This is an optimization exercise on Yosys and OpenROAD, whose aim is a short achievable clock period and few clock cycles, not a production implementation. Function was checked by simulation only, so behaviour that the tests miss may differ from the original. Power figures rest on the tool's default switching activity, not on a simulated workload.

==> design/flow/design.v <==
module PC(
    input           clk,rst,
    input [31:0]    pcAdd4,
    input [31:0]    jumpBranchAddr,
    output logic [31:0]  pcOut,
    input           hazard_stall, AXI_IF_stall, 
    input           jump_branch,
    input           AXI_MEM_stall
);
logic init;
always_ff @(posedge clk) begin
    if(rst) init <= 1'b1;
    else    init <= 1'b0;
end
always_ff @(posedge clk) begin
    if(rst || init) pcOut <= 0;
    else begin
        if(AXI_IF_stall || hazard_stall || AXI_MEM_stall) begin 
            pcOut <= pcOut;
        end
        else begin
            if(jump_branch) pcOut <= jumpBranchAddr;
            else            pcOut <= pcAdd4;
        end
    end
end
endmodule
module IF (
    input                   clk,rst,
    input [31:0]            EXE_jumpBranchAddr,
    input                   EXE_jumpBranch,
    input                   ID_hazardStall,
    output logic [31:0]     instruction_reg,
    output logic [31:0]     pc_reg,
    output logic [31:0]     IM_addr,
    output logic            IM_read,
    input  [31:0]           IM_instruction,
    input                   AXI_IF_stall,
    input                   AXI_MEM_stall
);
logic [31:0] pcOut;
logic [31:0] pcAdd4;
assign pcAdd4 = pcOut + 4;
logic jumpBranch_reg;
logic [31:0] jb_addr_reg;
PC pc(
    .clk(clk), 
    .rst(rst),
    .pcAdd4(pcAdd4),
    .jumpBranchAddr(jb_addr_reg),
    .pcOut(pcOut),
    .hazard_stall(ID_hazardStall),
    .AXI_IF_stall(AXI_IF_stall),
    .jump_branch(jumpBranch_reg),
    .AXI_MEM_stall(AXI_MEM_stall)
);
always_ff @(posedge clk) begin
    if(rst) jumpBranch_reg <= 1'b0;
    else if(EXE_jumpBranch) jumpBranch_reg <= 1'b1;
    else if(~AXI_IF_stall && ~AXI_MEM_stall && ~ID_hazardStall) jumpBranch_reg <= 1'b0; 
end
always_ff @(posedge clk) begin
    if(rst) jb_addr_reg <= 'b0;
    else if(EXE_jumpBranch) jb_addr_reg <= EXE_jumpBranchAddr;
    else if(~AXI_IF_stall && ~AXI_MEM_stall && ~ID_hazardStall) jb_addr_reg <= 32'd0; 
end
logic init;
always_ff @(posedge clk) begin
    if(rst) init <= 1'b1;
    else init <= 1'b0 ;
end
always_comb begin
    IM_addr = pcOut;
end
always_ff @(posedge clk) begin
    if(rst) IM_read <= 1'b0;
    else    IM_read <= 1'b1;
end
always_ff @(posedge clk) begin
    if(rst || init || jumpBranch_reg || EXE_jumpBranch)begin
        pc_reg          <= 32'b0;
        instruction_reg <= 32'b0;
    end
    else begin
        if(AXI_MEM_stall || ID_hazardStall)begin
            pc_reg          <= pc_reg;
            instruction_reg <= instruction_reg;
        end
        else if(AXI_IF_stall)begin
            pc_reg          <= 32'b0;
            instruction_reg <= 32'b0;
        end
        else begin
            pc_reg          <= pcOut;
            instruction_reg <= IM_instruction;
        end
    end
end
endmodule 
module Control (
    input   [6:0]           opcode,
    input   [2:0]           funct3,
    input   [6:0]           funct7,
    output logic            JAL, JALR, Branch,
    output logic            MemRead, MemWrite, 
    output logic            ALUSrc1, ALUSrc2, 
    output logic            RegWrite,
    output logic  [2:0]     DataWidth,
    output logic  [4:0]     ALUOp,
    output logic  [2:0]     ImmOp   
);
assign JAL = ((opcode == (7'b110_1111)))?                            1'b1 : 1'b0;
assign JALR = ((opcode == (7'b110_0111)))?                          1'b1 : 1'b0;
assign Branch = ((opcode == (7'b110_0011)))?                      1'b1 : 1'b0;
assign MemRead = ((opcode == (7'b000_0011)))?                       1'b1 : 1'b0;
assign MemWrite = ((opcode == (7'b010_0011)))?                     1'b1 : 1'b0;
assign ALUSrc1 = ( (opcode == (7'b001_0111)) || (opcode == (7'b110_1111)) || (opcode == (7'b110_0111)) )?   1'b0 : 1'b1;
assign ALUSrc2 = ( ((opcode == (7'b011_0011))) || ((opcode == (7'b110_0011))) )?    1'b0 : 1'b1;
assign RegWrite = ( ((opcode == (7'b010_0011))) || ((opcode == (7'b110_0011))) || (opcode == 7'b0))?    1'b0 : 1'b1;   
always_comb begin : data_width
    if( ((opcode == (7'b000_0011))) || ((opcode == (7'b010_0011))) ) begin
        if((funct3 == 3'b000))        begin
            DataWidth = (3'd0);
        end
        else if((funct3 == 3'b100))  begin
            DataWidth = (3'd1); 
        end
        else if((funct3 == 3'b010))   begin
            DataWidth = (3'd4);
        end
        else if((funct3 == 3'b001))   begin
            DataWidth = (3'd2);
        end
        else if((funct3 == 3'b101))  begin
            DataWidth = (3'd3);
        end
        else begin
            DataWidth = 3'b111;
        end
    end
    else DataWidth = 3'b111;
end
always_comb begin : alu_op
    unique if((funct3 == 3'b000) && (funct7 == 7'b0100000) && ((opcode == (7'b011_0011))))     begin
        ALUOp = (5'd1);
    end
    else if((funct3 == 3'b001) && ( (opcode == (7'b001_0011)) || ((opcode == (7'b011_0011)) ) ))   begin 
        ALUOp = (5'd2);
    end
    else if((funct3 == 3'b010) && ( (opcode == (7'b001_0011)) || ((opcode == (7'b011_0011)) ) ))   begin
        ALUOp = (5'd3);
    end
    else if((funct3 == 3'b011) && ( (opcode == (7'b001_0011)) || ((opcode == (7'b011_0011)) ) ))  begin
        ALUOp = (5'd4);
    end
    else if((funct3 == 3'b100) && ( (opcode == (7'b001_0011)) || ((opcode == (7'b011_0011)) ) ))   begin
        ALUOp = (5'd5);
    end
    else if((funct3 == 3'b101) && (funct7 == 7'b0000000) && ((opcode == (7'b011_0011)) || (opcode == (7'b001_0011))))   begin
        ALUOp = (5'd6);
    end 
    else if((funct3 == 3'b101) && (funct7 == 7'b0100000) && ((opcode == (7'b011_0011)) || (opcode == (7'b001_0011))))   begin
        ALUOp = (5'd7);
    end 
    else if((funct3 == 3'b110) && ( (opcode == (7'b001_0011)) || ((opcode == (7'b011_0011)) ) ))    begin
        ALUOp = (5'd8);
    end 
    else if((funct3 == 3'b111) && ( (opcode == (7'b001_0011)) || ((opcode == (7'b011_0011)) ) ))   begin
        ALUOp = (5'd9);
    end 
    else if((funct3 == 3'b000) && ((opcode == (7'b110_0011))))   begin
        ALUOp = (5'd10);
    end 
    else if((funct3 == 3'b001) && ((opcode == (7'b110_0011))))   begin 
        ALUOp = (5'd11);
    end 
    else if((funct3 == 3'b100) && ((opcode == (7'b110_0011))))   begin
        ALUOp = (5'd12);
    end 
    else if((funct3 == 3'b101) && ((opcode == (7'b110_0011))))   begin
        ALUOp = (5'd13);
    end
    else if((funct3 == 3'b110) && ((opcode == (7'b110_0011))))  begin
        ALUOp = (5'd14);
    end
    else if((funct3 == 3'b111) && ((opcode == (7'b110_0011))))  begin
        ALUOp = (5'd15);
    end
    else if((opcode == (7'b110_1111)) || (opcode == (7'b110_0111)))   begin
        ALUOp = (5'd16);
    end
    else if((opcode == (7'b011_0111)))   begin
        ALUOp = (5'd17);
    end
    else begin
        ALUOp = (5'd0);
    end
end
always_comb begin : imm_op
    unique if((opcode == (7'b001_0011)) || (opcode == (7'b000_0011)) || (opcode == (7'b110_0111)))  begin 
        ImmOp = (3'd0);
    end
    else if((opcode == (7'b010_0011)))         begin
        ImmOp = (3'd1);
    end                            
    else if((opcode == (7'b110_0011)))        begin
        ImmOp = (3'd2);
    end                            
    else if((opcode == (7'b001_0111)) || (opcode == (7'b011_0111))) begin
        ImmOp = (3'd3);
    end                     
    else if((opcode == (7'b110_1111)))           begin
        ImmOp = (3'd4);
    end                               
    else begin
        ImmOp = (3'd5);
    end
end
endmodule
module Imm (
    input [2:0]             immOp,
    input [31:0]            inst,
    output logic [31:0]     immOut
);
always_comb begin
    case(immOp) 
        (3'd0) : begin  
            immOut = { { 20{inst[31]} }, inst[31:20] };
        end
        (3'd1) : begin  
            immOut = { { 20{inst[31]} }, inst[31:25], inst[11:7] };
        end
        (3'd2) : begin  
            immOut = { { 19{inst[31]} }, inst[31], inst[7], inst[30:25], inst[11:8], 1'b0};
        end
        (3'd3) : begin  
            immOut = { inst[31:12], 12'd0};
        end
        (3'd4) : begin  
            immOut = { { 11{inst[31]} }, inst[31], inst[19:12], inst[20], inst[30:21], 1'b0};
        end
        default : immOut = 32'd0;
    endcase
end
endmodule
module R_File (
    input                   clk,rst,
    input           [4:0]   rs1,rs2,write_reg,
    input                   write_en,
    output logic    [31:0]  read_data1,read_data2,
    input           [31:0]  write_data
);
logic [31:0] r_file_data [31:0];
integer i;
always_ff @( posedge clk ) begin
    if(rst) begin
        for(i = 0; i < 32; i++)begin
            r_file_data[i] <= 0;
        end
    end
    else begin
        if(write_en) begin
            if(write_reg != 5'd0) r_file_data[write_reg] <= write_data;
            else r_file_data[write_reg] <= 0;
        end
        else r_file_data[write_reg] <= r_file_data[write_reg];
    end
end
always_comb begin
    read_data1 = r_file_data[rs1];
    read_data2 = r_file_data[rs2];
end
endmodule
module Hazard (
    input [4:0]     rs1,rs2,EXE_rd,
    input           EXE_MemRead,
    output logic    stall,
    output          IDClear
);
always_comb begin
    if(EXE_MemRead == 1'b1) begin
        if( (EXE_rd == rs1) || (EXE_rd == rs2) ) begin
            stall = 1'b1;
        end
        else stall = 1'b0;
    end
    else stall = 1'b0;
end
assign IDClear = stall;
endmodule
module ID (
    input                   clk,rst,
    input [31:0]            instruction,
    input [31:0]            pc,
    output logic            JAL_reg, JALR_reg, Branch_reg, 
    output logic            MemRead_reg, MemWrite_reg, 
    output logic            RegWrite_reg,
    output logic            ALUSrc1_reg,ALUSrc2_reg,
    output logic [4:0]      ALUOp_reg,
    output logic [2:0]      DataWidth_reg,
    output logic [31:0]     immediate_reg,
    output logic [31:0]     pc_reg,
    output logic [4:0]      rs1_reg, rs2_reg, rd_reg,
    output logic [31:0]     readData1_reg, readData2_reg,
    input                   EXE_jumpBranch,
    input                   WB_RegWrite,
    input [4:0]             WB_writeRegister,
    input [31:0]            WB_writeData,
    output                  hazardStall,
    input                   AXI_MEM_stall
);
logic [4:0]     rs1,rs2;
logic [4:0]     rd;
logic [6:0]     opcode;
logic [2:0]     funct3;
logic [6:0]     funct7;
always_comb begin
    rs1     = instruction[19:15];
    rs2     = instruction[24:20];
    rd      = instruction[11:7] ;
    opcode  = instruction[6:0]  ;
    funct3  = instruction[14:12];
    funct7  = instruction[31:25];
end
logic            JAL, JALR, Branch;
logic            MemRead, MemWrite; 
logic            ALUSrc1, ALUSrc2; 
logic            RegWrite;
logic  [2:0]     DataWidth;
logic  [4:0]     ALUOp;
logic  [2:0]     ImmOp;   
Control ctrl(
    .opcode(opcode),
    .funct3(funct3),
    .funct7(funct7),
    .JAL(JAL),
    .JALR(JALR), 
    .Branch(Branch),
    .MemRead(MemRead),
    .MemWrite(MemWrite),
    .ALUSrc1(ALUSrc1), 
    .ALUSrc2(ALUSrc2),
    .RegWrite(RegWrite),
    .DataWidth(DataWidth),
    .ALUOp(ALUOp),
    .ImmOp(ImmOp)   
);
logic [31:0] immediate;
Imm imm(
    .immOp(ImmOp),
    .inst(instruction),
    .immOut(immediate)
);
logic [31:0] readData1,readData2;
R_File r_file(
    .clk(clk),
    .rst(rst),
    .rs1(rs1),
    .rs2(rs2),
    .write_reg(WB_writeRegister),
    .write_en(WB_RegWrite),
    .read_data1(readData1),
    .read_data2(readData2),
    .write_data(WB_writeData)
);
logic IDClear;
Hazard hazard(
    .rs1(rs1),
    .rs2(rs2),
    .EXE_rd(rd_reg),
    .EXE_MemRead(MemRead_reg),
    .stall(hazardStall),
    .IDClear(IDClear)
);
always_ff @(posedge clk) begin
    if(rst) begin
        JAL_reg         <= 1'b0; 
        JALR_reg        <= 1'b0;
        Branch_reg      <= 1'b0;
        MemRead_reg     <= 1'b0; 
        MemWrite_reg    <= 1'b0;
        RegWrite_reg    <= 1'b0;
        ALUSrc1_reg     <= 1'b0;
        ALUSrc2_reg     <= 1'b0;
        ALUOp_reg       <= 5'd0;
        DataWidth_reg   <= 3'd0;
        immediate_reg   <= 32'd0;
        pc_reg          <= 32'd0;
        rs1_reg         <= 5'd0;
        rs2_reg         <= 5'd0;
        rd_reg          <= 5'd0;
        readData1_reg   <= 32'd0;
        readData2_reg   <= 32'd0;
    end
    else if(AXI_MEM_stall)begin
        JAL_reg         <= JAL_reg; 
        JALR_reg        <= JALR_reg;
        Branch_reg      <= Branch_reg;
        MemRead_reg     <= MemRead_reg; 
        MemWrite_reg    <= MemWrite_reg;
        RegWrite_reg    <= RegWrite_reg;
        ALUSrc1_reg     <= ALUSrc1_reg;
        ALUSrc2_reg     <= ALUSrc2_reg;
        ALUOp_reg       <= ALUOp_reg;
        DataWidth_reg   <= DataWidth_reg;
        pc_reg          <= pc_reg;    
        immediate_reg   <= immediate_reg;
        rs1_reg         <= rs1_reg;
        rs2_reg         <= rs2_reg;
        rd_reg          <= rd_reg;
        readData1_reg   <= readData1_reg;
        readData2_reg   <= readData2_reg;
    end
    else if(IDClear || EXE_jumpBranch) begin
        JAL_reg         <= 1'b0; 
        JALR_reg        <= 1'b0;
        Branch_reg      <= 1'b0;
        MemRead_reg     <= 1'b0; 
        MemWrite_reg    <= 1'b0;
        RegWrite_reg    <= 1'b0;
        ALUSrc1_reg     <= 1'b0;
        ALUSrc2_reg     <= 1'b0;
        ALUOp_reg       <= 5'd0;
        DataWidth_reg   <= 3'd0;
        immediate_reg   <= 32'd0;
        pc_reg          <= 32'd0;
        rs1_reg         <= 5'd0;
        rs2_reg         <= 5'd0;
        rd_reg          <= 5'd0;
        readData1_reg   <= 32'd0;
        readData2_reg   <= 32'd0;
    end
    else begin
        JAL_reg         <= JAL; 
        JALR_reg        <= JALR;
        Branch_reg      <= Branch;
        MemRead_reg     <= MemRead; 
        MemWrite_reg    <= MemWrite;
        RegWrite_reg    <= RegWrite;
        ALUSrc1_reg     <= ALUSrc1;
        ALUSrc2_reg     <= ALUSrc2;
        ALUOp_reg       <= ALUOp;
        DataWidth_reg   <= DataWidth;
        pc_reg          <= pc;    
        immediate_reg   <= immediate;
        rs1_reg         <= rs1;
        rs2_reg         <= rs2;
        rd_reg          <= rd;
        readData1_reg   <= readData1;
        readData2_reg   <= readData2;
    end
end
endmodule
module ALU (
    input               [4:0]   aluOp,
    input  signed       [31:0]  src1,src2,
    output logic signed [31:0]  result,
    output logic                branch
);
logic [31:0]  src1_unsigned, src2_unsigned;
assign src1_unsigned = src1;
assign src2_unsigned = src2;
always_comb begin : alu_operation
    case(aluOp)
        (5'd0): result = src1 +  src2;
        (5'd1): result = src1 -  src2;
        (5'd2): result = src1 << src2[4:0];
        (5'd3): result = (src1 < src2)? 32'd1 : 32'b0;
        (5'd4): result = (src1_unsigned < src2_unsigned)? 32'd1 : 32'b0;
        (5'd5): result = src1 ^ src2; 
        (5'd6): result = src1_unsigned >>  src2[4:0];
        (5'd7): result = src1          >>> src2[4:0];
        (5'd8) : result = src1 | src2;
        (5'd9): result = src1 & src2;
        (5'd16): result = src1 + 4;                                     
        (5'd17): result = src2;
        default:  result = 32'd0;
    endcase
end
always_comb begin
    case(aluOp)
        (5'd10) : branch = (src1 == src2)? 1'b1 : 1'b0;
        (5'd11) : branch = (src1 != src2)? 1'b1 : 1'b0;
        (5'd12) : branch = (src1 <  src2)? 1'b1 : 1'b0;
        (5'd13) : branch = (src1 >= src2)? 1'b1 : 1'b0;
        (5'd14) : branch = (src1_unsigned < src2_unsigned)? 1'b1 : 1'b0;
        (5'd15) : branch = (src1_unsigned >= src2_unsigned)? 1'b1 : 1'b0;
        default : branch = 1'b0;
    endcase
end
endmodule
module Forward (
    input [4:0]         MEM_Rd, WB_Rd, RFile_Rd, 
    input [4:0]         rs1, rs2,
    input               MEM_RegWrite, WB_RegWrite, RFile_RegWrite,
    output logic [1:0]  rdataSrc1, rdataSrc2
);
always_comb begin
    if( (MEM_Rd == rs1) && (rs1!=5'b0) && (MEM_RegWrite == 1'b1))begin
        rdataSrc1 = (2'd1);
    end
    else if( (WB_Rd == rs1) && (rs1!=5'b0) && (WB_RegWrite == 1'b1)) begin
        rdataSrc1 = (2'd2);
    end
    else if((RFile_Rd == rs1) && (rs1!=5'b0) && (RFile_RegWrite == 1'b1)) begin
        rdataSrc1 = (2'd3);
    end
    else rdataSrc1 = (2'd0);
    if( (MEM_Rd == rs2) && (rs2!=5'b0) && (MEM_RegWrite == 1'b1)) begin
        rdataSrc2 = (2'd1);
    end
    else if( (WB_Rd == rs2) && (rs2!=5'b0) && (WB_RegWrite == 1'b1)) begin
        rdataSrc2 = (2'd2);
    end
    else if((RFile_Rd == rs2) && (rs2!=5'b0) && (RFile_RegWrite == 1'b1)) begin
        rdataSrc2 = (2'd3);
    end
    else rdataSrc2 = (2'd0);
end
endmodule
module EXE (
    input               clk,rst,
    input               JAL, JALR, Branch, 
    input               MemRead, MemWrite, 
    input               RegWrite,
    input               ALUSrc1, ALUSrc2,
    input [4:0]         ALUOp,
    input [2:0]         DataWidth,
    input [31:0]        immediate,
    input [31:0]        pc,
    input [4:0]         rs1,rs2,rd,
    input [31:0]        readData1,readData2,
    input [4:0]         WB_rd,RFile_rd,
    input               WB_RegWrite,RFile_RegWrite,
    input [31:0]        WB_writeData,RFile_writeData,
    output logic        MemRead_reg, MemWrite_reg,
    output logic        RegWrite_reg,
    output logic [2:0]  DataWidth_reg,
    output logic [4:0]  rd_reg,
    output logic [31:0] readData2_reg, aluResult_reg, 
    output              IF_ID_jumpBranch, 
    output [31:0]       IF_adderResult,
    input               AXI_MEM_stall
);
logic [31:0] alu_input1,alu_input2;
logic [31:0] aluResult;
logic aluBranch;
ALU alu(
    .aluOp  (ALUOp)        ,
    .src1   (alu_input1)   ,
    .src2   (alu_input2)   ,
    .result (aluResult)    ,
    .branch (aluBranch) 
);
logic[1:0] readDataSrc1,readDataSrc2;
Forward forward(
    .MEM_Rd         (rd_reg)        , 
    .WB_Rd          (WB_rd)         ,
    .RFile_Rd       (RFile_rd)      ,
    .rs1            (rs1)           ,
    .rs2            (rs2)           ,
    .MEM_RegWrite   (RegWrite_reg)  ,
    .WB_RegWrite    (WB_RegWrite)   ,
    .RFile_RegWrite (RFile_RegWrite),
    .rdataSrc1      (readDataSrc1)  ,
    .rdataSrc2      (readDataSrc2)  
);
logic [31:0] fwdReadData1;
always_comb begin
    case(readDataSrc1)
        (2'd0)     : fwdReadData1 = readData1;
        (2'd1)   : fwdReadData1 = aluResult_reg;
        (2'd2)    : fwdReadData1 = WB_writeData;
        (2'd3) : fwdReadData1 = RFile_writeData;
    endcase
    alu_input1 = (ALUSrc1)? fwdReadData1 : pc;
end
logic [31:0] fwdReadData2;
always_comb begin
    case(readDataSrc2)
        (2'd0)     : fwdReadData2 = readData2;
        (2'd1)   : fwdReadData2 = aluResult_reg;
        (2'd2)    : fwdReadData2 = WB_writeData;
        (2'd3) : fwdReadData2 = RFile_writeData;
    endcase
    alu_input2 = (ALUSrc2)? immediate : fwdReadData2;
end
logic [31:0] adderResult, adderInput1, adderInput2;
assign adderResult = adderInput1 + adderInput2;
assign adderInput1 = (JALR)? fwdReadData1 : pc;
assign adderInput2 = immediate;
assign IF_adderResult = (JALR)? { adderResult[31:1], 1'b0 } : adderResult; 
assign IF_ID_jumpBranch = JALR || JAL || (Branch && aluBranch);
always_ff @(posedge clk) begin
    if(rst)begin
        MemRead_reg     <= 1'b0;
        MemWrite_reg    <= 1'b0;
        RegWrite_reg    <= 1'b0;
        DataWidth_reg   <= 3'd0;
        rd_reg          <= 5'd0;
        readData2_reg   <= 32'd0;
        aluResult_reg   <= 32'd0;
    end
    else if(AXI_MEM_stall)begin
        MemRead_reg     <= MemRead_reg;
        MemWrite_reg    <= MemWrite_reg;
        RegWrite_reg    <= RegWrite_reg;
        DataWidth_reg   <= DataWidth_reg;
        rd_reg          <= rd_reg;
        readData2_reg   <= readData2_reg;
        aluResult_reg   <= aluResult_reg;        
    end
    else begin
        MemRead_reg     <= MemRead;
        MemWrite_reg    <= MemWrite;
        RegWrite_reg    <= RegWrite;
        DataWidth_reg   <= DataWidth;
        rd_reg          <= rd;
        readData2_reg   <= fwdReadData2;
        aluResult_reg   <= aluResult;
    end
end
endmodule
module MEM (
    input               clk,rst,
    input               MemRead,MemWrite, 
    input               RegWrite,
    input [2:0]         DataWidth,
    input [4:0]         rd,
    input [31:0]        readData2, aluResult, 
    output logic        MemRead_reg,
    output logic        RegWrite_reg,
    output logic [2:0]  DataWidth_reg,
    output logic [4:0]  rd_reg,
    output logic [31:0] aluResult_reg,
    output logic [31:0] data_read_reg,
    output              DM_read,
    input  [31:0]       DM_data_read,
    output logic [3:0]  DM_write_en,
    output logic [31:0] DM_data_write,
    output [31:0]       DM_addr,
    input               AXI_MEM_stall
);
always_comb begin
    if(MemWrite == 1'b1)begin
        case(DataWidth)
            (3'd0),(3'd1) : begin
                case(aluResult[1:0])
                    2'd0 : DM_write_en = 4'b1110;
                    2'd1 : DM_write_en = 4'b1101;
                    2'd2 : DM_write_en = 4'b1011;
                    2'd3 : DM_write_en = 4'b0111;
                endcase
            end
            (3'd2),(3'd3) : begin
                case(aluResult[1:0])
                    2'd0 :     DM_write_en = 4'b1100;
                    2'd1 :     DM_write_en = 4'b1001;
                    2'd2 :     DM_write_en = 4'b0011;
                    default:   DM_write_en = 4'b1111;
                endcase
            end
            (3'd4) : begin
                DM_write_en = 4'b0000;
            end
            default: DM_write_en = 4'b1111;
        endcase
    end
    else DM_write_en = 4'b1111;
end
always_comb begin
    case(DataWidth)    
        (3'd0) : begin
            case(aluResult[1:0])
                2'd0: DM_data_write = { 24'b0, readData2[7:0] };
                2'd1: DM_data_write = { 16'b0, readData2[7:0], 8'b0 };
                2'd2: DM_data_write = { 8'b0, readData2[7:0], 16'b0 };
                2'd3: DM_data_write = { readData2[7:0], 24'b0 }; 
            endcase                     
        end
        (3'd2) : begin
            case(aluResult[1:0])
                2'd0:      DM_data_write = { 16'b0, readData2[15:0] };
                2'd1:      DM_data_write = { 8'b0,  readData2[15:0], 8'b0 };
                2'd2:      DM_data_write = { readData2[15:0], 16'b0 };
                default:   DM_data_write = 32'b0;
            endcase
        end
        (3'd4) : begin
            DM_data_write = readData2;
        end        
        default : DM_data_write = 32'd0;
    endcase
end
assign DM_addr = aluResult;
assign DM_read = MemRead;
always_ff @(posedge clk) begin
    if(rst)begin
        MemRead_reg         <= 1'b0;
        RegWrite_reg        <= 1'b0;
        rd_reg              <= 5'd0;
        DataWidth_reg       <= 3'd0;
        aluResult_reg       <= 32'd0;
        data_read_reg       <= 32'd0;
    end
    else if(AXI_MEM_stall)begin
        MemRead_reg         <= MemRead_reg;
        RegWrite_reg        <= RegWrite_reg;
        rd_reg              <= rd_reg;
        DataWidth_reg       <= DataWidth_reg;
        aluResult_reg       <= aluResult_reg;
        data_read_reg       <= data_read_reg;
    end
    else begin
        MemRead_reg         <= MemRead;
        RegWrite_reg        <= RegWrite;
        rd_reg              <= rd;
        DataWidth_reg       <= DataWidth;
        aluResult_reg       <= aluResult;
        data_read_reg       <= DM_data_read;
    end
end
endmodule
module WB (
    input               clk,rst,
    input               MemRead,
    input               RegWrite,
    input [2:0]         DataWidth,
    input [4:0]         rd,
    input [31:0]        aluResult,
    input [31:0]        memData,
    output [4:0]        ID_writeRegister,
    output              ID_RegWrite,
    output logic [31:0] ID_writeData,
    output logic [4:0]  RFile_rd,
    output logic        RFile_RegWrite,
    output logic [31:0] RFile_writeData,
    input               AXI_MEM_stall
);
logic [31:0] loadData;
always_comb begin
    if( (DataWidth == (3'd0)) || (DataWidth == (3'd1)) )begin
        case(aluResult[1:0])
            2'd0 : loadData[7:0] = memData[7:0];
            2'd1 : loadData[7:0] = memData[15:8];
            2'd2 : loadData[7:0] = memData[23:16];
            2'd3 : loadData[7:0] = memData[31:24];
        endcase
        loadData[31:8] = ( DataWidth == (3'd0) )? { 24{loadData[7]} } : 24'h0;
    end
    else if((DataWidth == (3'd2)) || (DataWidth == (3'd3)))begin
        case(aluResult[1:0])
            2'd0 : loadData[15:0] = memData[15:0];
            2'd1 : loadData[15:0] = memData[23:8];
            2'd2 : loadData[15:0] = memData[31:16];
            default : loadData[15:0] = 16'd0;
        endcase
        loadData[31:16] = ( DataWidth == (3'd2) )? { 16{loadData[15]} } : 16'h0;         
    end
    else if (DataWidth == (3'd4))begin
        loadData = memData;
    end
    else loadData = 32'd0;
end
always_comb begin
    case(MemRead)
        1'b1 : ID_writeData = loadData;
        default : ID_writeData = aluResult;
    endcase
end
assign ID_RegWrite = RegWrite;
assign ID_writeRegister = rd;
always_ff @(posedge clk) begin
    if(rst)begin
        RFile_rd        <= 5'b0;
        RFile_RegWrite  <= 1'b0;
        RFile_writeData <= 32'b0;
    end
    else if(AXI_MEM_stall)begin
        RFile_rd        <= RFile_rd;
        RFile_RegWrite  <= RFile_RegWrite;
        RFile_writeData <= RFile_writeData;
    end
    else begin
        RFile_rd        <= ID_writeRegister;
        RFile_RegWrite  <= ID_RegWrite;
        RFile_writeData <= ID_writeData;
    end
end
endmodule
module CPU (
    input   clk,rst,
    input   AXI_IF_stall,
    output [31:0]   IM_addr,
    output          IM_read,
    input  [31:0]   IM_instruction,
    input   AXI_MEM_stall,
    output [31:0]   DM_addr,
    output          DM_read,
    input  [31:0]   DM_data_read,
    output [3:0]    DM_write_en,
    output [31:0]   DM_data_write
);
logic [31:0] IF_instruction_reg, IF_pc_reg;
logic           ID_JAL_reg;
logic           ID_JALR_reg;
logic           ID_Branch_reg;
logic           ID_MemRead_reg;
logic           ID_MemWrite_reg;
logic           ID_RegWrite_reg;
logic           ID_ALUSrc2_reg;
logic [4:0]     ID_ALUOp_reg;
logic [2:0]     ID_DataWidth_reg;  
logic [31:0]    ID_immediate_reg;
logic [31:0]    ID_pc_reg;
logic [4:0]     ID_rs1_reg;  
logic [4:0]     ID_rs2_reg;
logic [4:0]     ID_rd_reg;
logic [31:0]    ID_readData1_reg;
logic [31:0]    ID_readData2_reg;
logic           ID_hazardStall;
logic           EXE_MemRead_reg;
logic           EXE_MemWrite_reg;
logic           EXE_RegWrite_reg;
logic [2:0]     EXE_DataWidth_reg;
logic [4:0]     EXE_rd_reg;
logic [31:0]    EXE_readData2_reg;
logic [31:0]    EXE_aluResult_reg;
logic           EXE_jumpBranch;
logic [31:0]    EXE_adderResult;
logic           MEM_MemRead_reg;
logic           MEM_RegWrite_reg;
logic [2:0]     MEM_DataWidth_reg;    
logic [4:0]     MEM_rd_reg;
logic [31:0]    MEM_aluResult_reg;
logic [31:0]    MEM_data_read_reg;
logic [4:0]     WB_writeRegister;
logic           WB_RegWrite;
logic [31:0]    WB_writeData;
logic [4:0]     RFile_rd;
logic           RFile_RegWrite;
logic [31:0]    RFile_writeData;
IF IF(
    .clk                (clk)               ,
    .rst                (rst)               ,
    .EXE_jumpBranchAddr (EXE_adderResult)   ,
    .EXE_jumpBranch     (EXE_jumpBranch)    ,
    .ID_hazardStall     (ID_hazardStall)    ,
    .instruction_reg    (IF_instruction_reg),
    .pc_reg             (IF_pc_reg)         ,
    .IM_addr            (IM_addr)           ,
    .IM_read            (IM_read)           ,
    .IM_instruction     (IM_instruction)    ,
    .AXI_IF_stall       (AXI_IF_stall)      ,
    .AXI_MEM_stall      (AXI_MEM_stall)            
);
ID ID(
    .clk                (clk)               ,
    .rst                (rst)               ,
    .instruction        (IF_instruction_reg),
    .pc                 (IF_pc_reg)         ,
    .JAL_reg            (ID_JAL_reg)        ,
    .JALR_reg           (ID_JALR_reg)       ,
    .Branch_reg         (ID_Branch_reg)     ,
    .MemRead_reg        (ID_MemRead_reg)    ,
    .MemWrite_reg       (ID_MemWrite_reg)   ,
    .RegWrite_reg       (ID_RegWrite_reg)   ,
    .ALUSrc1_reg        (ID_ALUSrc1_reg)    ,
    .ALUSrc2_reg        (ID_ALUSrc2_reg)    ,
    .ALUOp_reg          (ID_ALUOp_reg)      ,
    .DataWidth_reg      (ID_DataWidth_reg)  ,
    .immediate_reg      (ID_immediate_reg)  ,
    .pc_reg             (ID_pc_reg)         ,
    .rs1_reg            (ID_rs1_reg)        ,
    .rs2_reg            (ID_rs2_reg)        ,
    .rd_reg             (ID_rd_reg)         ,
    .readData1_reg      (ID_readData1_reg)  ,
    .readData2_reg      (ID_readData2_reg)  ,
    .EXE_jumpBranch     (EXE_jumpBranch)    ,
    .WB_RegWrite        (WB_RegWrite)       ,
    .WB_writeRegister   (WB_writeRegister)  ,
    .WB_writeData       (WB_writeData)      ,
    .hazardStall        (ID_hazardStall)    ,
    .AXI_MEM_stall      (AXI_MEM_stall)
);
EXE EXE(
    .clk                (clk)               ,
    .rst                (rst)               ,
    .JAL                (ID_JAL_reg)        ,
    .JALR               (ID_JALR_reg)       ,
    .Branch             (ID_Branch_reg)     ,
    .MemRead            (ID_MemRead_reg)    ,
    .MemWrite           (ID_MemWrite_reg)   ,
    .RegWrite           (ID_RegWrite_reg)   ,
    .ALUSrc1            (ID_ALUSrc1_reg)    ,
    .ALUSrc2            (ID_ALUSrc2_reg)    ,
    .ALUOp              (ID_ALUOp_reg)      ,
    .DataWidth          (ID_DataWidth_reg)  ,
    .pc                 (ID_pc_reg)         ,
    .immediate          (ID_immediate_reg)  ,
    .rs1                (ID_rs1_reg)        ,
    .rs2                (ID_rs2_reg)        ,
    .rd                 (ID_rd_reg)         ,
    .readData1          (ID_readData1_reg)  ,
    .readData2          (ID_readData2_reg)  ,
    .WB_rd              (WB_writeRegister)  ,
    .RFile_rd           (RFile_rd)          ,
    .WB_RegWrite        (WB_RegWrite)       ,
    .RFile_RegWrite     (RFile_RegWrite)    ,
    .WB_writeData       (WB_writeData)      ,
    .RFile_writeData    (RFile_writeData)   ,
    .MemRead_reg        (EXE_MemRead_reg)   ,
    .MemWrite_reg       (EXE_MemWrite_reg)  ,
    .RegWrite_reg       (EXE_RegWrite_reg)  ,
    .DataWidth_reg      (EXE_DataWidth_reg) ,
    .rd_reg             (EXE_rd_reg)        ,
    .readData2_reg      (EXE_readData2_reg) ,
    .aluResult_reg      (EXE_aluResult_reg) ,
    .IF_ID_jumpBranch   (EXE_jumpBranch)    ,
    .IF_adderResult     (EXE_adderResult)   ,
    .AXI_MEM_stall      (AXI_MEM_stall)       
);
MEM MEM(
    .clk                (clk),
    .rst                (rst),
    .MemRead            (EXE_MemRead_reg)   , 
    .MemWrite           (EXE_MemWrite_reg)  , 
    .RegWrite           (EXE_RegWrite_reg)  ,
    .DataWidth          (EXE_DataWidth_reg) ,
    .rd                 (EXE_rd_reg)        ,
    .readData2          (EXE_readData2_reg) , 
    .aluResult          (EXE_aluResult_reg) , 
    .MemRead_reg        (MEM_MemRead_reg)   ,
    .RegWrite_reg       (MEM_RegWrite_reg)  ,
    .DataWidth_reg      (MEM_DataWidth_reg) ,
    .rd_reg             (MEM_rd_reg)        ,
    .aluResult_reg      (MEM_aluResult_reg) ,
    .data_read_reg      (MEM_data_read_reg) ,                  
    .DM_read            (DM_read)           ,
    .DM_data_read       (DM_data_read)      ,
    .DM_write_en        (DM_write_en)       ,
    .DM_data_write      (DM_data_write)     ,
    .DM_addr            (DM_addr)           ,
    .AXI_MEM_stall      (AXI_MEM_stall)
);
WB WB(
    .clk                (clk)               ,
    .rst                (rst)               ,
    .MemRead            (MEM_MemRead_reg)   ,
    .RegWrite           (MEM_RegWrite_reg)  ,
    .DataWidth          (MEM_DataWidth_reg) ,
    .rd                 (MEM_rd_reg)        ,
    .aluResult          (MEM_aluResult_reg) ,
    .memData            (MEM_data_read_reg) ,
    .ID_writeRegister   (WB_writeRegister)  ,
    .ID_RegWrite        (WB_RegWrite)       ,
    .ID_writeData       (WB_writeData)      ,
    .RFile_rd           (RFile_rd)       ,
    .RFile_RegWrite     (RFile_RegWrite) ,
    .RFile_writeData    (RFile_writeData),
    .AXI_MEM_stall      (AXI_MEM_stall)
);
endmodule
module MasterRead(
    input                       clk,rst,
    input [31:0]                address, 
    input                       read,
    output logic                        stall,
    output logic [31:0]                 data,
    output logic [4-1:0]     ARID,
    output logic [32-1:0]   ARADDR,
    output logic [4-1:0]    ARLEN,
    output logic [3-1:0]   ARSIZE,
    output logic [1:0]                  ARBURST,  
    output logic                        ARVALID,
    input                       ARREADY,
    input [4-1:0]    RID,
    input [32-1:0]  RDATA,
    input [1:0]                 RRESP,
    input                       RLAST,
    input                       RVALID,
    output logic                        RREADY                    
);
parameter master_read = 0;
logic [1:0] state,nstate;
logic [4-1:0]   ARID_reg;
logic [32-1:0] ARADDR_reg;
logic [4-1:0]  ARLEN_reg;
logic [3-1:0] ARSIZE_reg;
logic [1:0]                ARBURST_reg;  
logic                      ARVALID_reg;
always_comb begin
    case(state)
        2'b00 : begin
            if(read) begin
				if(ARREADY) nstate = 2'b10;    
				else	nstate = 2'b01;
			end
            else        nstate = 2'b00;
        end
        2'b01 : begin
            if(ARREADY) nstate = 2'b10;
            else        nstate = 2'b01;
        end
        2'b10 : begin
            if(RVALID && RLAST)
                nstate = 2'b00;
            else 
                nstate = 2'b10;
        end
        default : nstate = 2'b11;
    endcase
end
always_ff @(posedge clk) begin
    if(rst) state <= 2'b00;
    else begin
        state <= nstate;
    end
end
always_comb begin
    case(state)
        2'b00 : begin
            ARID    = 4'b0;
            ARADDR  = address;
            ARLEN   = 4'd0; 
            ARSIZE  = 3'b010;
            ARBURST = 2'b01;
            ARVALID = read;
            RREADY  = 1'b0;
            data    = 32'b0;
            stall   = (read == 0)? 1'b0 : 1'b1;
        end
        2'b01 : begin
            ARID    = ARID_reg;
            ARADDR  = ARADDR_reg;
            ARLEN   = ARLEN_reg;
            ARSIZE  = ARSIZE_reg;
            ARBURST = ARBURST_reg;
            ARVALID = ARVALID_reg;
            RREADY  = 1'b0;
            data    = 32'b0;
            stall   = 1'b1;
        end
        2'b10 : begin
            ARID    = 4'b0;
            ARADDR  = 32'b0;
            ARLEN   = 4'b0;
            ARSIZE  = 3'b0;
            ARBURST = 2'b0;
            ARVALID = 1'b0;
            RREADY  = 1'b1;
            if(RVALID && RLAST && (RRESP != 2'h3) ) begin
                data = RDATA;
                stall = 1'b0;
            end
            else begin
                data = 32'b0;
                stall = 1'b1;
            end
        end
        default : begin
            ARID    = 4'b0;
            ARADDR  = 32'b0;
            ARLEN   = 4'b0;
            ARSIZE  = 3'b0;
            ARBURST = 2'b0;
            ARVALID = 1'b0;
            RREADY  = 1'b0;
            data    = 32'b0;
            stall   = 1'b0;
        end
    endcase
end
always_ff @(posedge clk) begin
    if(rst)begin
        ARID_reg    <= 4'b0;
        ARADDR_reg  <= 32'b0;
        ARLEN_reg   <= 4'b0;
        ARSIZE_reg  <= 3'b0;
        ARBURST_reg <= 2'b0;
        ARVALID_reg <= 1'b0;
    end
    else begin
        case(state)
            2'b00 : begin
                    ARID_reg    <= ARID;
                    ARADDR_reg  <= ARADDR;
                    ARLEN_reg   <= ARLEN;
                    ARSIZE_reg  <= ARSIZE;
                    ARBURST_reg <= ARBURST;
                    ARVALID_reg <= ARVALID;
            end
            2'b01 : ;
            2'b10 : begin
                if(RVALID) begin
                    ARID_reg    <= 4'b0;
                    ARADDR_reg  <= 32'b0;
                    ARLEN_reg   <= 4'b0;
                    ARSIZE_reg  <= 3'b0;
                    ARBURST_reg <= 2'b0;
                    ARVALID_reg <= 1'b0; 
                end
                else ;
            end
            default : begin
                ARID_reg    <= 4'b0;
                ARADDR_reg  <= 32'b0;
                ARLEN_reg   <= 4'b0;
                ARSIZE_reg  <= 3'b0;
                ARBURST_reg <= 2'b0;
                ARVALID_reg <= 1'b0;                    
            end 
        endcase
    end
end
endmodule
module MasterWrite(
    input                       clk,rst,
    output logic                        stall,
    output logic [4-1:0]     AWID,
    output logic [32-1:0]   AWADDR,
    output logic [4-1:0]    AWLEN,
    output logic [3-1:0]   AWSIZE,
    output logic [1:0]                  AWBURST,  
    output logic                        AWVALID,
    input                       AWREADY,
    output logic [32-1:0]   WDATA,
    output logic [4-1:0]   WSTRB,
    output logic                        WLAST,
    output logic                        WVALID,
    input                       WREADY, 
    input [4-1:0]    BID,
    input [1:0]                 BRESP,
    input                       BVALID,
    output logic                BREADY, 
    input [31:0]                address, 
    input [3:0]                 write,
    input [32-1:0]  data                  
);
parameter master_write = 0;
logic [2:0] state,nstate;
logic [4-1:0]    AWID_reg;
logic [32-1:0]  AWADDR_reg;
logic [4-1:0]   AWLEN_reg;
logic [3-1:0]  AWSIZE_reg;
logic [1:0]                 AWBURST_reg;  
logic                       AWVALID_reg;    
logic [32-1:0]  WDATA_reg;
logic [4-1:0]  WSTRB_reg;
logic                       WLAST_reg;
logic                       WVALID_reg;
always_comb begin
    case(state)
        3'd0 : begin
            if(write!=4'b1111) begin  
				if(AWREADY && WREADY)   nstate = 3'd3;
                else if(AWREADY)        nstate = 3'd2;
                else                    nstate = 3'd1;
			end
            else
                nstate = 3'd0;
        end
        3'd1 : begin
            if(AWREADY && WREADY)   nstate = 3'd3;
            else if(AWREADY)        nstate = 3'd2;
            else                    nstate = 3'd1;
        end
        3'd2 : begin
            if(WREADY)
                nstate = 3'd3;
            else
                nstate = 3'd2;
        end
        3'd3 : begin
            if(BVALID)
                nstate = 3'd0;
            else 
                nstate = 3'd3;
        end
        default : nstate = 3'd4;
    endcase
end
always_ff @(posedge clk) begin
    if(rst) 
        state <= 3'd0;
    else
        state <= nstate;
end
always_comb begin
    case(state)
        3'd0 : begin
            AWID    = 4'b0;
            AWADDR  = address; 
            AWLEN   = 4'd0; 
            AWSIZE  = 3'b010; 
            AWBURST = 2'b01; 
            AWVALID = (write == 4'b1111)? 1'b0 : 1'b1;
            WDATA   = (AWVALID && AWREADY)? data : 32'd0;
            WSTRB   = (AWVALID && AWREADY)? ~write : 4'b0000; 
            WLAST   = (AWVALID && AWREADY)? 1'b1 : 1'b0;
            WVALID  = (AWVALID && AWREADY)? 1'b1 : 1'b0;
            BREADY  = 1'b0;
            stall   = (write == 4'b1111)? 1'b0 : 1'b1;
        end
        3'd1 : begin
	        AWID    = AWID_reg;
	        AWADDR  = AWADDR_reg;
	        AWLEN   = AWLEN_reg;
	        AWSIZE  = AWSIZE_reg;
	        AWBURST = AWBURST_reg;
	        AWVALID = AWVALID_reg;
            WDATA   = (AWVALID && AWREADY)? data : 32'd0;
            WSTRB   = (AWVALID && AWREADY)? ~write : 4'b0000; 
            WLAST   = (AWVALID && AWREADY)? 1'b1 : 1'b0;
            WVALID  = (AWVALID && AWREADY)? 1'b1 : 1'b0;
            BREADY  = 1'b0;
            stall   = 1'b1;
        end
        3'd2 : begin
	        AWID    = 4'b0;
	        AWADDR  = 32'b0;
	        AWLEN   = 4'b0;
	        AWSIZE  = 3'b0;
	        AWBURST = 2'b0;
	        AWVALID = 1'b0;
            WDATA   = WDATA_reg;
            WSTRB   = WSTRB_reg;
            WLAST   = WLAST_reg;
            WVALID  = WVALID_reg;
            BREADY  = 1'b0;
            stall   = 1'b1;
        end
        3'd3 : begin
            AWID    = 4'b0;
            AWADDR  = 32'b0;
            AWLEN   = 4'b0;
            AWSIZE  = 3'b0;
            AWBURST = 2'b0;
            AWVALID = 1'b0;
            WDATA   = 32'b0;
            WSTRB   = 4'b0;
            WLAST   = 1'b0;
            WVALID  = 1'b0;
            BREADY  = 1'b1;
            if(BVALID && (BRESP != 2'h3) ) begin
                stall = 1'b0;
            end
            else begin
                stall = 1'b1;
            end
        end
        default : begin
            AWID    = 4'b0;
            AWADDR  = 32'b0;
            AWLEN   = 4'b0;
            AWSIZE  = 3'b0;
            AWBURST = 2'b0;
            AWVALID = 1'b0;
            WDATA   = 32'b0;
            WSTRB   = 4'b0;
            WLAST   = 1'b0;
            WVALID  = 1'b0;
            BREADY  = 1'b0;
            stall   = 1'b0;              
        end
    endcase
end
always_ff @(posedge clk) begin
    if(rst)begin
        AWID_reg        <= 4'b0;
        AWADDR_reg      <= 32'b0;
        AWLEN_reg       <= 4'b0;
        AWSIZE_reg      <= 3'b0;
        AWBURST_reg     <= 2'b0;
        AWVALID_reg     <= 1'b0;
        WDATA_reg       <= 32'b0;
        WSTRB_reg       <= 4'b0;
        WLAST_reg       <= 1'b0;
        WVALID_reg      <= 1'b0;
    end
    else begin
        case(state)
            3'd0 : begin
                AWID_reg        <= AWID;
                AWADDR_reg      <= AWADDR;
                AWLEN_reg       <= AWLEN;
                AWSIZE_reg      <= AWSIZE;
                AWBURST_reg     <= AWBURST;
                AWVALID_reg     <= AWVALID;
                WDATA_reg       <= WDATA;
                WSTRB_reg       <= WSTRB;
                WLAST_reg       <= WLAST;
                WVALID_reg      <= WVALID;               
            end
            3'd1 : begin
                WDATA_reg       <= WDATA;
                WSTRB_reg       <= WSTRB;
                WLAST_reg       <= WLAST;
                WVALID_reg      <= WVALID; 
            end
            3'd2 : ;
            3'd3 : begin  
                AWID_reg        <= 4'b0;
                AWADDR_reg      <= 32'b0;
                AWLEN_reg       <= 4'b0;
                AWSIZE_reg      <= 3'b0;
                AWBURST_reg     <= 2'b0;
                AWVALID_reg     <= 1'b0;
                WDATA_reg       <= 32'b0;
                WSTRB_reg       <= 4'b0;
                WLAST_reg       <= 1'b0;
                WVALID_reg      <= 1'b0; 
            end
            default : begin
                AWID_reg        <= 4'b0;
                AWADDR_reg      <= 32'b0;
                AWLEN_reg       <= 4'b0;
                AWSIZE_reg      <= 3'b0;
                AWBURST_reg     <= 2'b0;
                AWVALID_reg     <= 1'b0;
                WDATA_reg       <= 32'b0;
                WSTRB_reg       <= 4'b0;
                WLAST_reg       <= 1'b0;
                WVALID_reg      <= 1'b0;
            end
        endcase
    end
end
endmodule   
module AXIMaster(
    input                       clk,rst,
    input [31:0]                address,
    input                       read,
    input [3:0]                 write,
    input [31:0]                data_in,
    output [31:0]               data_out,
    output                      stall,
    output [4-1:0]       ARID,
    output [32-1:0]     ARADDR,
    output [4-1:0]      ARLEN,
    output [3-1:0]     ARSIZE,
    output [1:0]                    ARBURST,
    output                          ARVALID,
    input                       ARREADY,
    input [4-1:0]    RID,
    input [32-1:0]  RDATA,
    input [1:0]                 RRESP,
    input                       RLAST,
    input                       RVALID,
    output                          RREADY,
    output [4-1:0]       AWID,
    output [32-1:0]     AWADDR,
    output [4-1:0]      AWLEN,
    output [3-1:0]     AWSIZE,
    output [1:0]                    AWBURST,  
    output                          AWVALID,
    input                       AWREADY,
    output [32-1:0]     WDATA,
    output [4-1:0]     WSTRB,
    output                          WLAST,
    output                          WVALID,
    input                       WREADY, 
    input [4-1:0]    BID,
    input [1:0]                 BRESP,
    input                       BVALID,
    output                          BREADY
);
parameter master = 0;
logic read_stall;
MasterRead # (
    .master_read(master)
    )
MasterRead(
    .clk(clk),
    .rst(rst),
    .address(address), 
    .read(read),
    .stall(read_stall),
    .data(data_out),
    .ARID(ARID),
    .ARADDR(ARADDR),
    .ARLEN(ARLEN),
    .ARSIZE(ARSIZE),
    .ARBURST(ARBURST), 
    .ARVALID(ARVALID),
    .ARREADY(ARREADY),
    .RID(RID),
    .RDATA(RDATA),
    .RRESP(RRESP),
    .RLAST(RLAST),
    .RVALID(RVALID),
    .RREADY(RREADY)                    
);
logic write_stall;
MasterWrite #(
    .master_write(master)
    )
MasterWrite(
    .clk(clk),
    .rst(rst),
    .address(address), 
    .write(write),
    .data(data_in),
    .stall(write_stall),
    .AWID(AWID),
    .AWADDR(AWADDR),
    .AWLEN(AWLEN),
    .AWSIZE(AWSIZE),
    .AWBURST(AWBURST),
    .AWVALID(AWVALID),
    .AWREADY(AWREADY),
    .WDATA(WDATA),
    .WSTRB(WSTRB),
    .WLAST(WLAST),
    .WVALID(WVALID),
    .WREADY(WREADY), 
    .BID(BID),
    .BRESP(BRESP),
    .BVALID(BVALID),
    .BREADY(BREADY)
);
assign stall = read_stall || write_stall;
endmodule
module CPU_wrapper(
    input                       clk,rst,
    output [4-1:0]   AWID_M1,
	output [32-1:0] AWADDR_M1,
	output [4-1:0]  AWLEN_M1,
	output [3-1:0] AWSIZE_M1,
	output [1:0]                AWBURST_M1,
	output                      AWVALID_M1,
	input                       AWREADY_M1,
	output [32-1:0] WDATA_M1,
	output [4-1:0] WSTRB_M1,
	output                      WLAST_M1,
	output                      WVALID_M1,
	input                       WREADY_M1,
	input [4-1:0]    BID_M1, 
	input [1:0]                 BRESP_M1,
	input                       BVALID_M1,
	output                      BREADY_M1,
	output [4-1:0]   ARID_M0,
	output [32-1:0] ARADDR_M0,
	output [4-1:0]  ARLEN_M0,
	output [3-1:0] ARSIZE_M0,
	output [1:0]                ARBURST_M0,
	output                      ARVALID_M0,
	input                       ARREADY_M0,
	input [4-1:0]    RID_M0,
	input [32-1:0]  RDATA_M0,
	input [1:0]                 RRESP_M0,
	input                       RLAST_M0,
	input                       RVALID_M0,
	output                      RREADY_M0,
	output [4-1:0]   ARID_M1,
	output [32-1:0] ARADDR_M1,
	output [4-1:0]  ARLEN_M1,
	output [3-1:0] ARSIZE_M1,
	output [1:0]                ARBURST_M1,
	output                      ARVALID_M1,
	input                       ARREADY_M1,
	input [4-1:0]    RID_M1,
	input [32-1:0]  RDATA_M1,
	input [1:0]                 RRESP_M1,
	input                       RLAST_M1,
	input                       RVALID_M1,
	output                      RREADY_M1
);
logic           AXI_IF_stall;
logic [31:0]    IM_addr;
logic           IM_read;
logic [31:0]    IM_instruction;
logic           AXI_MEM_stall;
logic [31:0]    DM_addr;
logic           DM_read;
logic [31:0]    DM_data_read;
logic [3:0]     DM_write_en;
logic [31:0]    DM_data_write;
CPU CPU1(
	.clk            (clk),
	.rst            (rst),
    .AXI_IF_stall   (AXI_IF_stall),
    .IM_addr        (IM_addr),
    .IM_read        (IM_read),
    .IM_instruction (IM_instruction),
    .AXI_MEM_stall  (AXI_MEM_stall),
    .DM_addr        (DM_addr),
    .DM_read        (DM_read),
    .DM_data_read   (DM_data_read),
    .DM_write_en    (DM_write_en),
    .DM_data_write  (DM_data_write)
);
AXIMaster # (
    .master(0)
    )
 axi_master0(
    .clk        (clk),
    .rst        (rst),
    .address    (IM_addr),
    .read       (IM_read),
    .write      (4'b1111),
    .data_in    (32'b0),
    .data_out   (IM_instruction),
    .stall      (AXI_IF_stall),
    .ARID       (ARID_M0),
    .ARADDR     (ARADDR_M0),
    .ARLEN      (ARLEN_M0),
    .ARSIZE     (ARSIZE_M0),
    .ARBURST    (ARBURST_M0),
    .ARVALID    (ARVALID_M0),
    .ARREADY    (ARREADY_M0),
    .RID        (RID_M0),
    .RDATA      (RDATA_M0),
    .RRESP      (RRESP_M0),
    .RLAST      (RLAST_M0),
    .RVALID     (RVALID_M0),
    .RREADY     (RREADY_M0)
);
AXIMaster #(
    .master(1)
    )
 axi_master1(
    .clk        (clk),
    .rst        (rst),
    .address    (DM_addr),
    .read       (DM_read),
    .write      (DM_write_en),
    .data_in    (DM_data_write),
    .data_out   (DM_data_read),
    .stall      (AXI_MEM_stall),
    .ARID       (ARID_M1),
    .ARADDR     (ARADDR_M1),
    .ARLEN      (ARLEN_M1),
    .ARSIZE     (ARSIZE_M1),
    .ARBURST    (ARBURST_M1),
    .ARVALID    (ARVALID_M1),
    .ARREADY    (ARREADY_M1),
    .RID        (RID_M1),
    .RDATA      (RDATA_M1),
    .RRESP      (RRESP_M1),
    .RLAST      (RLAST_M1),
    .RVALID     (RVALID_M1),
    .RREADY     (RREADY_M1),
    .AWID       (AWID_M1),
    .AWADDR     (AWADDR_M1),
    .AWLEN      (AWLEN_M1),
    .AWSIZE     (AWSIZE_M1),
    .AWBURST    (AWBURST_M1),
    .AWVALID    (AWVALID_M1),
    .AWREADY    (AWREADY_M1),
    .WDATA      (WDATA_M1),
    .WSTRB      (WSTRB_M1),
    .WLAST      (WLAST_M1),
    .WVALID     (WVALID_M1),
    .WREADY     (WREADY_M1), 
    .BID        (BID_M1),
    .BRESP      (BRESP_M1),
    .BVALID     (BVALID_M1),
    .BREADY     (BREADY_M1)
);
endmodule
==> design/flow/run.sh <==
#!/bin/bash
# synth_recipe.tcl (not shown) runs the flow's synth.tcl, then flattens the netlist and writes it again
# the make line also repeats each setting of config.mk as NAME=value (left out here)
make -C /OpenROAD-flow-scripts/flow DESIGN_CONFIG=/design/flow/config.mk WORK_HOME=/design/flow/orfs CLKGATE_MAP_FILE= SYNTH_SCRIPT=/design/flow/synth_recipe.tcl finish
==> design/flow/config.mk <==
export PLATFORM = sky130hd
export DESIGN_NAME = CPU_wrapper
export DESIGN_NICKNAME = CPU_wrapper
export VERILOG_FILES = /design/flow/design.v
export SDC_FILE = /design/flow/constraint.sdc
export NUM_CORES = 4
export LEC_CHECK = 0
export CAP_MARGIN = 20
export CORE_MARGIN = 2
export CORE_UTILIZATION = 40
export SLEW_MARGIN = 20
==> design/flow/constraint.sdc <==
create_clock -name core_clock -period 9.0 [get_ports {clk}]
set_input_delay 1.8000 -clock core_clock [delete_from_list [all_inputs] [get_ports {clk}]]
set_output_delay 1.8000 -clock core_clock [all_outputs]
set_load 0.01 [all_outputs]
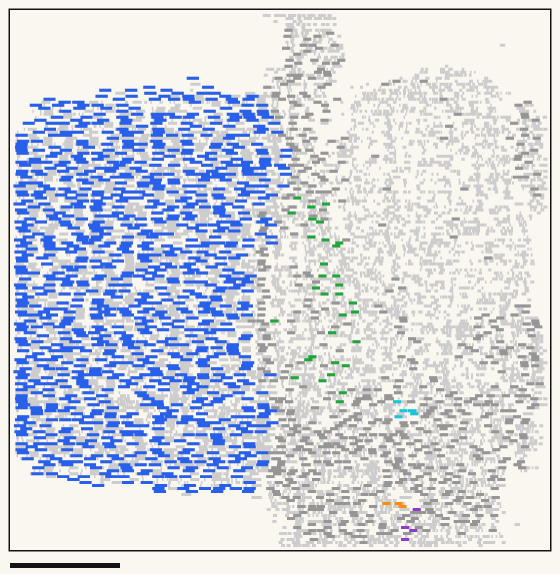
**Above:** where the registers sit.
The bar under the picture is 100 um long. Other sequential cells in the stronger grey, the rest of the logic in the fainter grey.
Key: CPU1.ID.rd_reg = cyan [sequential cells 5, where bottom right]; axi_master0.MasterRead.ARID_reg = purple [sequential cells 4, where bottom right]; CPU1.WB.RFile_writeData = green [sequential cells 32, where middle]; axi_master1.MasterWrite.state = orange [sequential cells 3]; CPU1.ID.r_file.r_file_data = blue [sequential cells 1024]

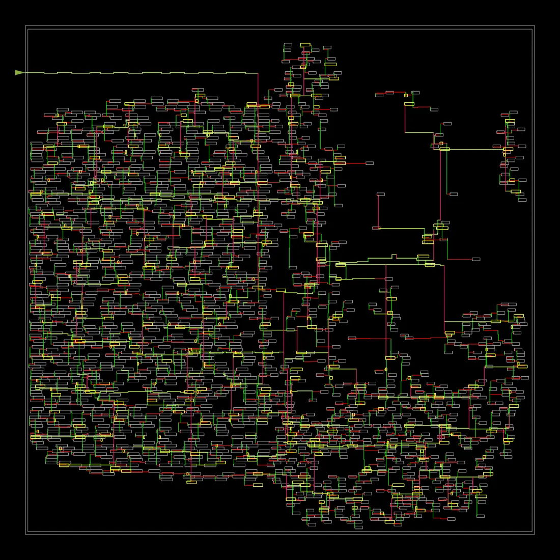
**Above:** clock nets.
clk latency of the worst-skew pair: 0.88 ns
P_clk: 7.79 mW

==> reports/qor.yml <==
criticalPathCategory: "flop to flop"
synth_top_area_cell: "edfxtp_1"
initial_core_util_pct: 40.2
yosysTopAreaCellShare_pct: 32.5
powerDensity_mw_per_mm2: 172
largest-register: "CPU1.ID.r_file.r_file_data"
routedWlPerCell_um: 32.1
nNetsFinal: 9066
largest_reg_flops: 1024
dp_hpwl_um: 265000
grt_pass1_vias: 74600
ys.flop_type: "edfxtp_1"
die_w_um: 490
dp_slack_ns: 1.25
fin_setup_tns_ns: 0
fin_area_sq_mm: 0.107
cp_max_fo: 64
cts_tree: "built"
syn2layout_area_growth_pct: 12.8
io_buffers: 259
path_buf_inv: 4
yosys-top-cells-area: "edfxtp_1 (32%), mux4_2 (15%), dfxtp_1 (14%)"
fin_util_pct: 45.4
max_freq_mhz: 126
cts_hold_buf: 0
ioPinCount: 272
synth_enable_flop_cells: 1024
placed_area_sq_mm: 0.101
drcViolationCount: 0
layout_min_cycle_time_ns: 7.93
gp_congestion: 1.01
core_area_sq_mm: 0.235
antenna_found_initial: 26
required_ns: 9.78
hp-class: "flop to flop"
p_total_mw: 18.4
relSlewSlack_pct: 15.2
hold_slack_ns: 0.454
clk_path_buf_depth: 3
cp-end-kind: "flop"
cts_max_level: 4
gr-total-overflow: 0
async_flop_share_pct: 0
final_common_cell: "nor2_1"
drtIter0Drc: 11100
via_per_inst: 6.42
std_cell_rows: 178
ant_nets: 0
skew_ns: 0.0443
fillers: 21800
path_clk_slew_ns: 0.06
mostFrequentLayoutCells: "nor2_1 (1699), edfxtp_1 (1024), nand2_1 (712)"
leakagePower_nw: 36.0
syn-cell-area_sq_mm: 0.0946
synth_seq_cells: 1694
tightest_slew_ns: 1.27
reg2reg_slack_ns: 1.07
post-place-cells: 11800
clock-sinks: 1694
cts_buffers: 183
die_h_um: 490
post_cts_buffers: 0
grt_max_degree: 168
report.final.setup_viol: 0
worst_slack_ns: 1.07
drv_cap: 0
grt_use_total_pct: 31.5
crit_slowest_cell: "nor3b_2"
cp_data_arrival_time_ns: 8.71
synthDistinctLibCells: 130
cpLargestDelayFamily: "simple AND/OR/NAND/NOR gates"
fp.dieArea_sq_mm: 0.241
critical_path.cell_chain: "nor3b_2 > and3_1 > a21oi_1 > and2_1 > buf_4 > a211oi_1 > a21oi_1 > a21oi_1 > ha_1 > buf_4 > or3_1 > or3_1 > o211ai_1 > a211oi_1 > a32oi_1 > buf_4 > mux2i_1 > nor2_1 > or3_2 > buf_12 > nor2_1"
post-route-period-util_pct: 88.2
start_kind: "flop"
slew_violations: 0
ys_warn_count: 22
avgSynthCellArea_sq_um: 10.6
stdcell_count: 12100
status: "no timing/DRC/antenna violations"
grt_pass1_wl_um: 549000
max_stage_delay_ns: 0.94
rsz0062_at_grt: "no"
hold_viol_final: 0
drtPass1Iterations: 8
clockRootBuffer: "clkbuf_16"
syn_inst: 8936
layout-drive-gt1-share_pct: 17.0
peakVddDrop_uv: 179
yosysSeqAreaShare_pct: 46.7
cts_resized: 0
Testbench counts, summed over its fixed seeds: cycles 77,784.
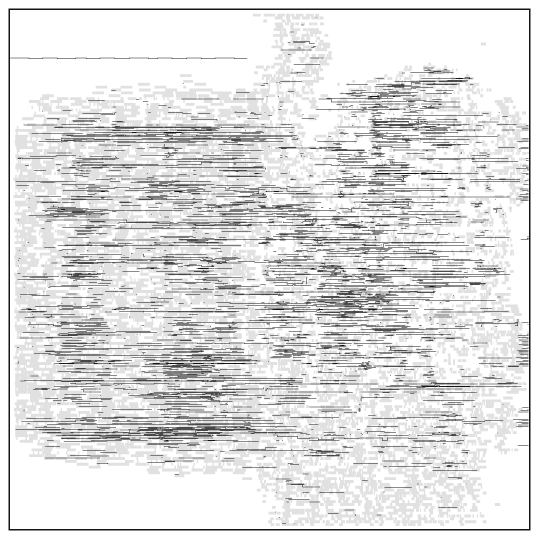
**Above:** metal 3.
Cells faint in the background.
The layer holds 11% of the routed length. The longest straight run is 205 um. The layer carries 41.5 mm of wire. The wires run mostly horizontal. 1186 nets have wire on it.
vias: 78.0k
GR Util met3: 7.36%
drt total wl: 390000 um

## final timing paths
path | end | depth (start not counted) | from
max | flop | 21 | CPU1.MEM.DataWidth_reg[2]$_SDFFE_PP0N_
min | CPU1.WB.RFile_writeData[3]$_SDFFE_PP0N_ | 2 | CPU1.WB.RFile_writeData[3]$_SDFFE_PP0N_
max reg2reg | flop | 21 | CPU1.MEM.DataWidth_reg[2]$_SDFFE_PP0N_
min reg2reg | CPU1.WB.RFile_writeData[3]$_SDFFE_PP0N_ | 2 | CPU1.WB.RFile_writeData[3]$_SDFFE_PP0N_
## Yosys cell counts, types with 62 or more instances
| master | number |
|---|---|
| mux4_2 | 645 |
| inv_1 | 134 |
| mux2i_1 | 175 |
| o21ai_0 | 253 |
| a211oi_1 | 79 |
| xnor2_1 | 98 |
| buf_1 | 108 |
| edfxtp_1 | 1024 |
| clkbuf_1 | 704 |
| dfxtp_1 | 670 |
| a21oi_1 | 514 |
| nor3_1 | 110 |
| ha_1 | 138 |
| a221oi_1 | 62 |
| a22oi_1 | 295 |
| a31oi_1 | 66 |
| mux2_2 | 98 |
| and3_1 | 128 |
| nor2_1 | 1704 |
| nand3_1 | 165 |
| nand2_1 | 759 |
## layer usage
layer	vias up	part of all wire [%]	GRT usage [%]	routed length (um)
met2	4809	46	49.4	177000
met1	39100	37	39.6	144000
met5	-	0.033	0	127
met3	1088	11	7.36	41500
met4	18	7.0	18.7	27200
li1	32900	-	-	-
## final cells by class
cell class,instances,area [sq um],area share (%)
Sequential cell,1694,44200,41.4
Antenna cell,3,7.51,0.00703
Inverter,147,558,0.523
Clock inverter,79,871,0.815
Timing Repair Buffer,569,5140,4.82
Multi-Input combinational cell,6237,46900,43.9
Tap cell,3150,3940,3.69
Clock buffer,260,5230,4.89
## power by group
group	total, mW	switching [mW]	internal [mW]
Combinational	1.91	1.26	0.647
Clock	7.79	3.34	4.45
Sequential	8.65	0.192	8.46
## cell families after synthesis
logic type	share of synthesized area [%]
muxes	18.4
DFF	46.7
buffers and inverters	4.34
AOI/OAI and AO/OA	13.1
and+or+nand+nor	14.6
other	0.00396
adders and majority gates	1.89
xor gates and xnor gates	1.03

## re-timing with driven ports
In the flow no input, the clock included, has a driving cell. The finished layout below was timed again as built, in two steps. Step 1 assumes that a clkbuf_16 drives the clock port and a buf_2 every other input. Step 2 times the ports against the registers' clock, not the clock port: input delays grow and output delays shrink by t, the midpoint of the rising clock arrivals with the driver on. Slacks: ideal / step 1 / step 2; pairs: ideal / step 1.
shift t [ns]: 0.947
setup WS [ns]: 1.066 / 1.066 / 1.066
latest minus earliest clock arrival (ns): 0.045 / 0.044
worst slew at a driven data input, ns: 0.06
After both steps this run still meets setup and hold. The setup slack of this run moves by 0.000 ns with the drivers and by 0.000 ns with both steps.
